From an optimization exercise on the open Yosys and OpenROAD flow, aimed at small area, a short achievable clock period and few clock cycles; shortcuts taken in it are not production practice.
Only simulation tests tie the RTL to the original design; equivalence was not proved.
No activity file was given, so power comes from the tool's default toggle rates.

$ cat flow/design.v
`timescale 1ns/1ps
module rdma_meta_validator (
    input  wire        iClk,
    input  wire        iRst,
    input  wire [15:0] i_payload_len,
    input  wire [31:0] i_src_ip,
    input  wire [31:0] i_dst_ip,
    input  wire [15:0] i_src_port,
    input  wire [15:0] i_dst_port,
    input  wire [7:0]  i_flags,
    input  wire [7:0]  i_endpoint_id,
    input  wire        i_valid,
    output reg         o_ready,
    output reg  [15:0] o_payload_len,
    output reg  [31:0] o_src_ip,
    output reg  [31:0] o_dst_ip,
    output reg  [15:0] o_src_port,
    output reg  [15:0] o_dst_port,
    output reg  [7:0]  o_flags,
    output reg  [7:0]  o_endpoint_id,
    output reg         o_valid,
    input  wire        i_ready,
    output reg         o_error,
    output reg  [3:0]  o_error_code
);
    localparam [3:0] ERR_NONE           = 4'h0,
                     ERR_PAYLOAD_ZERO   = 4'h1,
                     ERR_PAYLOAD_LARGE  = 4'h2,
                     ERR_SRC_IP_ZERO    = 4'h3,
                     ERR_DST_IP_ZERO    = 4'h4,
                     ERR_SRC_PORT_ZERO  = 4'h5,
                     ERR_DST_PORT_ZERO  = 4'h6;
    localparam [1:0] IDLE     = 2'b00,
                     VALIDATE = 2'b01,
                     FORWARD  = 2'b10,
                     ERROR_ST = 2'b11;
    reg [1:0] state;
    reg       meta_ok;      
    reg [3:0] meta_code;    
    localparam [15:0] MAX_PAYLOAD = 16'd1472;
    wire valid_payload_len = (i_payload_len != 16'd0) && (i_payload_len <= MAX_PAYLOAD);
    wire valid_src_ip      = (i_src_ip != 32'd0);
    wire valid_dst_ip      = (i_dst_ip != 32'd0);
    wire valid_src_port    = (i_src_port != 16'd0);
    wire valid_dst_port    = (i_dst_port != 16'd0);
    wire all_valid         = valid_payload_len && valid_src_ip && valid_dst_ip && 
                             valid_src_port && valid_dst_port;
    function [3:0] get_error_code;
        input [15:0] len;
        input [31:0] sip, dip;
        input [15:0] sport, dport;
        begin
            if (len == 16'd0)
                get_error_code = ERR_PAYLOAD_ZERO;
            else if (len > MAX_PAYLOAD)
                get_error_code = ERR_PAYLOAD_LARGE;
            else if (sip == 32'd0)
                get_error_code = ERR_SRC_IP_ZERO;
            else if (dip == 32'd0)
                get_error_code = ERR_DST_IP_ZERO;
            else if (sport == 16'd0)
                get_error_code = ERR_SRC_PORT_ZERO;
            else if (dport == 16'd0)
                get_error_code = ERR_DST_PORT_ZERO;
            else
                get_error_code = ERR_NONE;
        end
    endfunction
    always @(posedge iClk) begin
        if (!iRst) begin
            state        <= IDLE;
            o_ready      <= 1'b0;
            o_valid      <= 1'b0;
            o_error      <= 1'b0;
            o_error_code <= ERR_NONE;
            o_payload_len <= 16'd0;
            o_src_ip     <= 32'd0;
            o_dst_ip     <= 32'd0;
            o_src_port   <= 16'd0;
            o_dst_port   <= 16'd0;
            o_flags      <= 8'd0;
            o_endpoint_id <= 8'd0;
        end else begin
            case (state)
                IDLE: begin
                    o_ready <= 1'b1;
                    o_valid <= 1'b0;
                    o_error <= 1'b0;
                    o_error_code <= ERR_NONE;
                    if (i_valid && o_ready) begin
                        o_payload_len <= i_payload_len;
                        o_src_ip      <= i_src_ip;
                        o_dst_ip      <= i_dst_ip;
                        o_src_port    <= i_src_port;
                        o_dst_port    <= i_dst_port;
                        o_flags       <= i_flags;
                        o_endpoint_id <= i_endpoint_id;
                        meta_ok       <= all_valid;
                        meta_code     <= get_error_code(i_payload_len, i_src_ip,
                                                        i_dst_ip, i_src_port, i_dst_port);
                        o_ready <= 1'b0;
                        state <= VALIDATE;
                    end
                end
                VALIDATE: begin
                    if (meta_ok) begin
                        o_valid       <= 1'b1;
                        state         <= FORWARD;
                    end else begin
                        o_error      <= 1'b1;
                        o_error_code <= meta_code;
                        state        <= ERROR_ST;
                    end
                end
                FORWARD: begin
                    if (i_ready && o_valid) begin
                        o_valid <= 1'b0;
                        state   <= IDLE;
                    end
                end
                ERROR_ST: begin
                    o_error <= 1'b0;
                    state   <= IDLE;
                end
                default: state <= IDLE;
            endcase
        end
    end
endmodule
`timescale 1ns/1ps
module ip_eth_tx_64_rdma #(
    parameter [47:0] SRC_MAC = 48'h123456789ABC,
    parameter [47:0] DST_MAC = 48'h000A35010203
)(
    input  wire        iClk,
    input  wire        iRst,
    input  wire        s_hdr_valid,
    output wire        s_hdr_ready,
    input  wire [15:0] s_payload_len,
    input  wire [31:0] s_src_ip,
    input  wire [31:0] s_dst_ip,
    input  wire [15:0] s_src_port,
    input  wire [15:0] s_dst_port,
    input  wire [31:0] s_payload_tdata,
    input  wire [3:0]  s_payload_tkeep,
    input  wire        s_payload_tvalid,
    output wire        s_payload_tready,
    input  wire        s_payload_tlast,
    input  wire        s_payload_tuser,
    output wire [31:0] m_eth_tdata,
    output wire [3:0]  m_eth_tkeep,
    output wire        m_eth_tvalid,
    input  wire        m_eth_tready,
    output wire        m_eth_tlast,
    output wire        m_eth_tuser,
    output wire        busy,
    output wire        error_payload_early_termination,
    output wire [2:0]  o_debug_state
);
localparam [3:0]
    ST_IDLE       = 4'd0,
    ST_HDR_0      = 4'd1,    
    ST_HDR_1      = 4'd2,    
    ST_HDR_2      = 4'd3,    
    ST_HDR_3      = 4'd4,    
    ST_HDR_4      = 4'd5,    
    ST_HDR_5      = 4'd6,    
    ST_HDR_6      = 4'd7,    
    ST_HDR_7      = 4'd8,    
    ST_HDR_8      = 4'd9,    
    ST_HDR_9      = 4'd10,   
    ST_TRANSITION = 4'd11,   
    ST_PAYLOAD    = 4'd12;   
reg [3:0] state_reg;
reg [15:0] payload_len_reg;
reg [31:0] src_ip_reg, dst_ip_reg;
reg [15:0] src_port_reg, dst_port_reg;
reg [15:0] total_len_reg;    
reg [15:0] udp_len_reg;      
reg [15:0] ip_id_reg;        
reg [15:0] ip_checksum_reg;  
reg [15:0] shift_reg;        
reg [2:0]  shift_count;      
reg        shift_valid;      
reg        last_pending;     
reg        last_tuser;       
reg [31:0] m_eth_tdata_reg;
reg [3:0]  m_eth_tkeep_reg;
reg        m_eth_tvalid_reg;
reg        m_eth_tlast_reg;
reg        m_eth_tuser_reg;
reg        s_hdr_ready_reg;
reg        s_payload_tready_reg;
reg        busy_reg;
reg        error_reg;
assign m_eth_tdata  = m_eth_tdata_reg;
assign m_eth_tkeep  = m_eth_tkeep_reg;
assign m_eth_tvalid = m_eth_tvalid_reg;
assign m_eth_tlast  = m_eth_tlast_reg;
assign m_eth_tuser  = m_eth_tuser_reg;
assign s_hdr_ready     = s_hdr_ready_reg;
assign s_payload_tready = s_payload_tready_reg && (!m_eth_tvalid_reg || m_eth_tready);
assign busy            = busy_reg;
assign error_payload_early_termination = error_reg;
assign o_debug_state   = state_reg[2:0];
wire [31:0] checksum_step1;
wire [31:0] checksum_step2;
wire [15:0] checksum_final;
assign checksum_step1 =
    16'h4500 +                               
    total_len_reg +                          
    ip_id_reg +                              
    16'h4000 +                               
    16'h4011 +                               
    src_ip_reg[31:16] + src_ip_reg[15:0] +   
    dst_ip_reg[31:16] + dst_ip_reg[15:0];    
assign checksum_step2 = checksum_step1[15:0] + checksum_step1[31:16];
assign checksum_final = ~(checksum_step2[15:0] + checksum_step2[16]);
wire [31:0] hdr_word0 = {
    DST_MAC[23:16], DST_MAC[31:24],              
    DST_MAC[39:32], DST_MAC[47:40]            
};
wire [31:0] hdr_word1 = {
    SRC_MAC[39:32], SRC_MAC[47:40],           
    DST_MAC[7:0], DST_MAC[15:8]            
};
wire [31:0] hdr_word2 = {
    SRC_MAC[7:0], SRC_MAC[15:8],              
    SRC_MAC[23:16], SRC_MAC[31:24]            
};
wire [31:0] hdr_word3 = {
    8'h00, 8'h45,                             
    8'h00, 8'h08                              
};
wire [31:0] hdr_word4 = {
    ip_id_reg[7:0], ip_id_reg[15:8],          
    total_len_reg[7:0], total_len_reg[15:8]   
};
wire [31:0] hdr_word5 = {
    8'h11, 8'h40,                             
    8'h00, 8'h40                              
};
wire [31:0] hdr_word6 = {
    src_ip_reg[23:16], src_ip_reg[31:24],     
    ip_checksum_reg[7:0], ip_checksum_reg[15:8]  
};
wire [31:0] hdr_word7 = {
    dst_ip_reg[23:16], dst_ip_reg[31:24],     
    src_ip_reg[7:0], src_ip_reg[15:8]         
};
wire [31:0] hdr_word8 = {
    src_port_reg[7:0], src_port_reg[15:8],    
    dst_ip_reg[7:0], dst_ip_reg[15:8]         
};
wire [31:0] hdr_word9 = {
    udp_len_reg[7:0], udp_len_reg[15:8],      
    dst_port_reg[7:0], dst_port_reg[15:8]     
};
function [2:0] count_ones;
    input [3:0] keep;
    begin
        count_ones = keep[0] + keep[1] + keep[2] + keep[3];
    end
endfunction
always @(posedge iClk) begin
    if (!iRst) begin
        state_reg <= ST_IDLE;
        m_eth_tdata_reg  <= 32'd0;
        m_eth_tkeep_reg  <= 4'd0;
        m_eth_tvalid_reg <= 1'b0;
        m_eth_tlast_reg  <= 1'b0;
        m_eth_tuser_reg  <= 1'b0;
        s_hdr_ready_reg     <= 1'b0;
        s_payload_tready_reg <= 1'b0;
        busy_reg            <= 1'b0;
        error_reg           <= 1'b0;
        payload_len_reg <= 16'd0;
        src_ip_reg      <= 32'd0;
        dst_ip_reg      <= 32'd0;
        src_port_reg    <= 16'd0;
        dst_port_reg    <= 16'd0;
        total_len_reg   <= 16'd0;
        udp_len_reg     <= 16'd0;
        ip_id_reg       <= 16'd1;
        ip_checksum_reg <= 16'd0;
        shift_reg    <= 16'd0;
        shift_count  <= 3'd0;
        shift_valid  <= 1'b0;
        last_pending <= 1'b0;
        last_tuser   <= 1'b0;
    end else begin
        error_reg <= 1'b0;
        if (m_eth_tvalid_reg && m_eth_tready) begin
            m_eth_tvalid_reg <= 1'b0;
            m_eth_tlast_reg  <= 1'b0;
        end
        case (state_reg)
            ST_IDLE: begin
                s_hdr_ready_reg <= 1'b1;
                s_payload_tready_reg <= 1'b0;
                busy_reg <= 1'b0;
                shift_valid <= 1'b0;
                last_pending <= 1'b0;
                if (s_hdr_valid && s_hdr_ready_reg) begin
                    payload_len_reg <= s_payload_len;
                    src_ip_reg      <= s_src_ip;
                    dst_ip_reg      <= s_dst_ip;
                    src_port_reg    <= s_src_port;
                    dst_port_reg    <= s_dst_port;
                    total_len_reg <= 16'd28 + s_payload_len;   
                    udp_len_reg   <= 16'd8 + s_payload_len;    
                    s_hdr_ready_reg <= 1'b0;
                    busy_reg <= 1'b1;
                    state_reg <= ST_HDR_0;
                end
            end
            ST_HDR_0: begin
                ip_checksum_reg <= checksum_final;
                if (!m_eth_tvalid_reg || m_eth_tready) begin
                    m_eth_tdata_reg  <= hdr_word0;
                    m_eth_tkeep_reg  <= 4'hF;
                    m_eth_tvalid_reg <= 1'b1;
                    m_eth_tlast_reg  <= 1'b0;
                    state_reg <= ST_HDR_1;
                end
            end
            ST_HDR_1: begin
                ip_checksum_reg <= checksum_final;
                if (!m_eth_tvalid_reg || m_eth_tready) begin
                    m_eth_tdata_reg  <= hdr_word1;
                    m_eth_tkeep_reg  <= 4'hF;
                    m_eth_tvalid_reg <= 1'b1;
                    state_reg <= ST_HDR_2;
                end
            end
            ST_HDR_2: begin
                if (!m_eth_tvalid_reg || m_eth_tready) begin
                    m_eth_tdata_reg  <= hdr_word2;
                    m_eth_tkeep_reg  <= 4'hF;
                    m_eth_tvalid_reg <= 1'b1;
                    state_reg <= ST_HDR_3;
                end
            end
            ST_HDR_3: begin
                if (!m_eth_tvalid_reg || m_eth_tready) begin
                    m_eth_tdata_reg  <= hdr_word3;
                    m_eth_tkeep_reg  <= 4'hF;
                    m_eth_tvalid_reg <= 1'b1;
                    state_reg <= ST_HDR_4;
                end
            end
            ST_HDR_4: begin
                if (!m_eth_tvalid_reg || m_eth_tready) begin
                    m_eth_tdata_reg  <= hdr_word4;
                    m_eth_tkeep_reg  <= 4'hF;
                    m_eth_tvalid_reg <= 1'b1;
                    state_reg <= ST_HDR_5;
                end
            end
            ST_HDR_5: begin
                if (!m_eth_tvalid_reg || m_eth_tready) begin
                    m_eth_tdata_reg  <= hdr_word5;
                    m_eth_tkeep_reg  <= 4'hF;
                    m_eth_tvalid_reg <= 1'b1;
                    state_reg <= ST_HDR_6;
                end
            end
            ST_HDR_6: begin
                if (!m_eth_tvalid_reg || m_eth_tready) begin
                    m_eth_tdata_reg  <= hdr_word6;
                    m_eth_tkeep_reg  <= 4'hF;
                    m_eth_tvalid_reg <= 1'b1;
                    state_reg <= ST_HDR_7;
                end
            end
            ST_HDR_7: begin
                if (!m_eth_tvalid_reg || m_eth_tready) begin
                    m_eth_tdata_reg  <= hdr_word7;
                    m_eth_tkeep_reg  <= 4'hF;
                    m_eth_tvalid_reg <= 1'b1;
                    state_reg <= ST_HDR_8;
                end
            end
            ST_HDR_8: begin
                if (!m_eth_tvalid_reg || m_eth_tready) begin
                    m_eth_tdata_reg  <= hdr_word8;
                    m_eth_tkeep_reg  <= 4'hF;
                    m_eth_tvalid_reg <= 1'b1;
                    state_reg <= ST_HDR_9;
                end
            end
            ST_HDR_9: begin
                if (!m_eth_tvalid_reg || m_eth_tready) begin
                    m_eth_tdata_reg  <= hdr_word9;
                    m_eth_tkeep_reg  <= 4'hF;
                    m_eth_tvalid_reg <= 1'b1;
                    s_payload_tready_reg <= 1'b1;   
                    state_reg <= ST_TRANSITION;
                end
            end
            ST_TRANSITION: begin
                if ((!m_eth_tvalid_reg || m_eth_tready) && s_payload_tvalid) begin
                    m_eth_tdata_reg <= {
                        s_payload_tdata[15:0],    
                        8'h00, 8'h00              
                    };
                    m_eth_tkeep_reg  <= 4'hF;
                    m_eth_tvalid_reg <= 1'b1;
                    shift_reg   <= s_payload_tdata[31:16];
                    shift_count <= 3'd2;
                    shift_valid <= 1'b1;
                    if (s_payload_tlast) begin
                        if (count_ones(s_payload_tkeep) <= 3'd2) begin
                            m_eth_tlast_reg <= 1'b1;
                            m_eth_tuser_reg <= s_payload_tuser;
                            m_eth_tkeep_reg <= {s_payload_tkeep[1:0], 2'b11};
                            s_payload_tready_reg <= 1'b0;
                            state_reg <= ST_IDLE;
                        end else begin
                            last_pending <= 1'b1;
                            last_tuser   <= s_payload_tuser;
                            shift_count <= count_ones(s_payload_tkeep) - 3'd2;
                            s_payload_tready_reg <= 1'b0;
                            state_reg <= ST_PAYLOAD;
                        end
                    end else begin
                        state_reg <= ST_PAYLOAD;
                    end
                end
            end
            ST_PAYLOAD: begin
                if (!m_eth_tvalid_reg || m_eth_tready) begin
                    if (last_pending) begin
                        m_eth_tdata_reg  <= {16'd0, shift_reg};
                        m_eth_tkeep_reg  <= (4'hF >> (3'd4 - shift_count));
                        m_eth_tvalid_reg <= 1'b1;
                        m_eth_tlast_reg  <= 1'b1;
                        m_eth_tuser_reg  <= last_tuser;
                        last_pending     <= 1'b0;
                        state_reg        <= ST_IDLE;
                    end else if (s_payload_tvalid) begin
                        m_eth_tdata_reg  <= {s_payload_tdata[15:0], shift_reg};
                        m_eth_tkeep_reg  <= 4'hF;
                        m_eth_tvalid_reg <= 1'b1;
                        shift_reg <= s_payload_tdata[31:16];
                        if (s_payload_tlast) begin
                            s_payload_tready_reg <= 1'b0;
                            if (count_ones(s_payload_tkeep) <= 3'd2) begin
                                m_eth_tkeep_reg <= {s_payload_tkeep[1:0], 2'b11};
                                m_eth_tlast_reg <= 1'b1;
                                m_eth_tuser_reg <= s_payload_tuser;
                                state_reg <= ST_IDLE;
                            end else begin
                                last_pending <= 1'b1;
                                last_tuser   <= s_payload_tuser;
                                shift_count <= count_ones(s_payload_tkeep) - 3'd2;
                            end
                        end
                    end
                end
            end
            default: state_reg <= ST_IDLE;
        endcase
        if (m_eth_tvalid_reg && m_eth_tready && m_eth_tlast_reg) begin
            ip_id_reg <= ip_id_reg + 16'd1;
        end
    end
end
endmodule
`timescale 1ns/1ps
module rdma_ip_encap_integrated #(
    parameter [47:0] SRC_MAC = 48'h123456789ABC,
    parameter [47:0] DST_MAC = 48'h000A35010203
)(
    input  wire        iClk,
    input  wire        iRst,
    input  wire [15:0] i_meta_payload_len,
    input  wire [31:0] i_meta_src_ip,
    input  wire [31:0] i_meta_dst_ip,
    input  wire [15:0] i_meta_src_port,
    input  wire [15:0] i_meta_dst_port,
    input  wire [7:0]  i_meta_flags,
    input  wire [7:0]  i_meta_endpoint_id,
    input  wire        i_meta_valid,
    output wire        o_meta_ready,
    input  wire [31:0] i_payload_axis_tdata,
    input  wire [3:0]  i_payload_axis_tkeep,
    input  wire        i_payload_axis_tvalid,
    output wire        o_payload_axis_tready,
    input  wire        i_payload_axis_tlast,
    input  wire        i_payload_axis_tuser,
    output wire [31:0] o_axis_tdata,
    output wire [3:0]  o_axis_tkeep,
    output wire        o_axis_tvalid,
    input  wire        i_axis_tready,
    output wire        o_axis_tlast,
    output wire        o_axis_tuser,
    output wire        o_error,
    output wire [3:0]  o_error_code,
    output wire        o_busy,
    output wire [2:0]  o_debug_state
);
wire [15:0] w_val_payload_len;
wire [31:0] w_val_src_ip;
wire [31:0] w_val_dst_ip;
wire [15:0] w_val_src_port;
wire [15:0] w_val_dst_port;
wire [7:0]  w_val_flags;
wire [7:0]  w_val_endpoint_id;
wire        w_val_valid;
wire        w_val_ready;
rdma_meta_validator u_validator (
    .iClk(iClk),
    .iRst(iRst),
    .i_payload_len(i_meta_payload_len),
    .i_src_ip(i_meta_src_ip),
    .i_dst_ip(i_meta_dst_ip),
    .i_src_port(i_meta_src_port),
    .i_dst_port(i_meta_dst_port),
    .i_flags(i_meta_flags),
    .i_endpoint_id(i_meta_endpoint_id),
    .i_valid(i_meta_valid),
    .o_ready(o_meta_ready),
    .o_payload_len(w_val_payload_len),
    .o_src_ip(w_val_src_ip),
    .o_dst_ip(w_val_dst_ip),
    .o_src_port(w_val_src_port),
    .o_dst_port(w_val_dst_port),
    .o_flags(w_val_flags),
    .o_endpoint_id(w_val_endpoint_id),
    .o_valid(w_val_valid),
    .i_ready(w_val_ready),
    .o_error(o_error),
    .o_error_code(o_error_code)
);
ip_eth_tx_64_rdma #(
    .SRC_MAC(SRC_MAC),
    .DST_MAC(DST_MAC)
) u_streaming_tx (
    .iClk(iClk),
    .iRst(iRst),
    .s_hdr_valid(w_val_valid),
    .s_hdr_ready(w_val_ready),
    .s_payload_len(w_val_payload_len),
    .s_src_ip(w_val_src_ip),
    .s_dst_ip(w_val_dst_ip),
    .s_src_port(w_val_src_port),
    .s_dst_port(w_val_dst_port),
    .s_payload_tdata(i_payload_axis_tdata),
    .s_payload_tkeep(i_payload_axis_tkeep),
    .s_payload_tvalid(i_payload_axis_tvalid),
    .s_payload_tready(o_payload_axis_tready),
    .s_payload_tlast(i_payload_axis_tlast),
    .s_payload_tuser(i_payload_axis_tuser),
    .m_eth_tdata(o_axis_tdata),
    .m_eth_tkeep(o_axis_tkeep),
    .m_eth_tvalid(o_axis_tvalid),
    .m_eth_tready(i_axis_tready),
    .m_eth_tlast(o_axis_tlast),
    .m_eth_tuser(o_axis_tuser),
    .busy(o_busy),
    .error_payload_early_termination(),
    .o_debug_state()
);
assign o_debug_state = 3'b000;
endmodule
$ cat flow/run.sh
#!/bin/bash
# synth_recipe.tcl (not shown) runs the flow's synth.tcl, then flattens the netlist and writes it again
# the make line also repeats each setting of config.mk as NAME=value (left out here)
make -C /OpenROAD-flow-scripts/flow DESIGN_CONFIG=/design/flow/config.mk WORK_HOME=/design/flow/orfs CLKGATE_MAP_FILE= SYNTH_SCRIPT=/design/flow/synth_recipe.tcl finish
$ cat flow/config.mk
export PLATFORM = sky130hd
export DESIGN_NAME = rdma_ip_encap_integrated
export DESIGN_NICKNAME = rdma_ip_encap_integrated
export VERILOG_FILES = /design/flow/design.v
export SDC_FILE = /design/flow/constraint.sdc
export NUM_CORES = 4
export LEC_CHECK = 0
export CAP_MARGIN = 20
export CORE_MARGIN = 2
export CORE_UTILIZATION = 40
export SLEW_MARGIN = 20
$ cat flow/constraint.sdc
create_clock -name core_clock -period 11.0 [get_ports {iClk}]
set_input_delay 2.2000 -clock core_clock [delete_from_list [all_inputs] [get_ports {iClk}]]
set_output_delay 2.2000 -clock core_clock [all_outputs]
set_load 0.01 [all_outputs]
==> results_dict.tcl <==
set metrics [dict create \
    die-area_mm2 0.04606 \
    endpoint "u_streaming_tx.ip_checksum_reg[15]" \
    status "no timing/DRC/antenna violations" \
    ys_types 88 \
    crit_arrival_ps 9640 \
    drt.antenna.violating_nets 0 \
    rsz0062_at_grt "no" \
    area_growth_pct 21.17 \
    hold_end "u_streaming_tx.dst_ip_reg[14]" \
    clk_pin_slew_ps 60 \
    synth_top_cell_area_share 0.3892 \
    syn_inst 2022 \
    max_slew_margin 0.2964 \
    hold_class "reg -> reg" \
    critPathKind "reg -> reg" \
    cpMaxStageDelayCell "fa_1" \
    post_cts_resized 0 \
    reg2reg_depth 33 \
    die_h_um 214.6 \
    worstPathMaxFanout 7 \
    p_switching_uw 1174 \
    grt_pass1_vias 14972 \
    antenna_found_initial 1 \
    worst-path-stages 33 \
    yosys.area_share.simple 0.1632 \
    synth_common_cells "345 x dfxtp_1, 300 x nand2_1, 179 x a21oi_1, 154 x nor2_1, 130 x clkbuf_1" \
    synth_compound_area_frac 0.2208 \
    crit_path_end_kind "flop" \
    critPathRequiredTime_ps 11490 \
    crit_start "u_streaming_tx.src_ip_reg[4]" \
]
Testbench counts, summed over its fixed seeds: cycles 76,799.
==> metal layers <==
layer | wire length [um] | global-route usage | up-vias
met3 | 4834 | 0.05050 | 110
li1 | - | - | 7391
met1 | 27290 | 0.3635 | 7614
met2 | 27550 | 0.4107 | 612
met5 | 13 | 0 | -
met4 | 2001 | 0.09259 | 2
==> metrics by stage <==
step                      std cells    util  cell area [um^2]  power (uW)  hold slack (ps)
after detailed placement       2702  0.4585             20190        2330            445.1
final                          2774  0.4883             21500        3663            446.4
after global placement         2702  0.4585             20190        2316            445.4
after floorplan                2025       -             17760        2015            431.5
after global routing           2773  0.4883             21500        3826            465.7
after CTS                      2773  0.4882             21490        3672            448.0
==> area by class of cell <==
type,count,area [um^2],share of cell area
multi-input cells,1431,9843,0.4578
flip-flops and latches,349,7027,0.3268
repair buffers,223,2175,0.1011
clock buffers,52,1085,0.05045
well taps,592,740.7,0.03445
inverters,107,406.6,0.01891
clock inverters,19,221.5,0.01030
diodes,1,2.502,0.0001164
==> images/class_map.png <==
Fill, decap, tap and diode cells in gray.
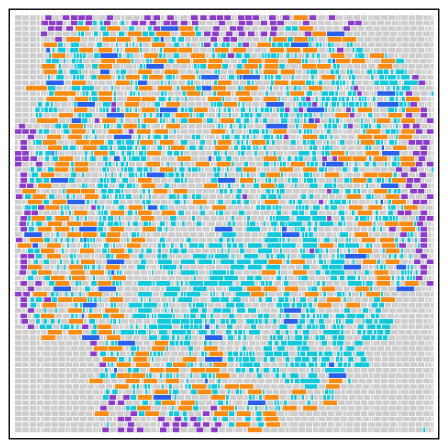
- cyan: remaining logic cells (cells 1538; share of their area 49%)
- blue: clock drivers and dummy loads (cells 71; share of their area 6.3%)
- purple: remaining buffers and delay cells (cells 223; share of their area 10%)
- orange: registers (cells 349; share of their area 34%)

==> images/routed.png <==
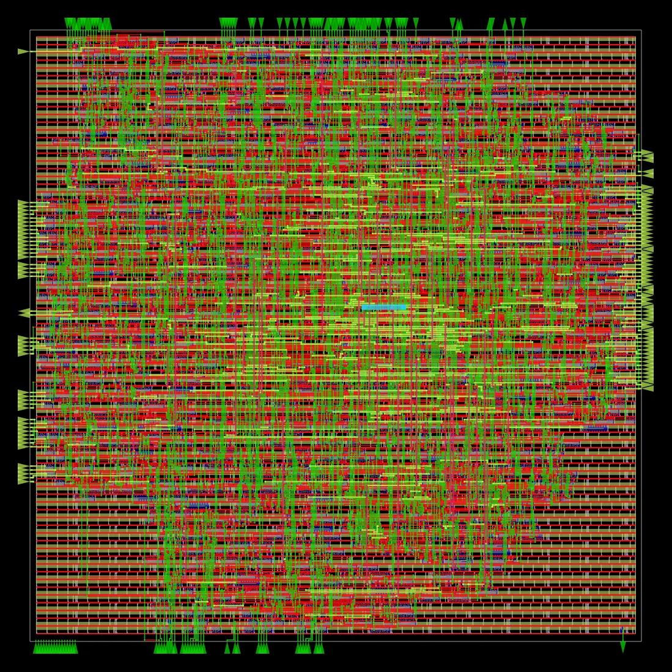
Routed WL: 61.69 mm
via count: 15.73k
met3 wire len: 4.834 mm

==> port drivers added, routing unchanged <==
The results above use ideal ports. As a check the final layout listed here was re-extracted and re-timed, cells and wires unchanged.
Step 1: set_driving_cell puts a clkbuf_16 on iClk and a buf_2 on each other input, an assumption about the parent block.
Step 2 moves the port delays by t, midway between the first and last clock arrival at a register: inputs arrive t later, outputs are due t later. That takes back most of the time a late clock gives input paths.
Three values: no drivers, after step 1, after step 2; two values: the first two.
t (ns): 0.621
slack for setup (ns): 1.854 / 1.854 / 1.854
worst data-port slew with drivers (ns): 0.05
After both steps setup and hold are still met in this run. The setup slack of this run moves by 0.000 ns with the drivers and by 0.000 ns with both steps.
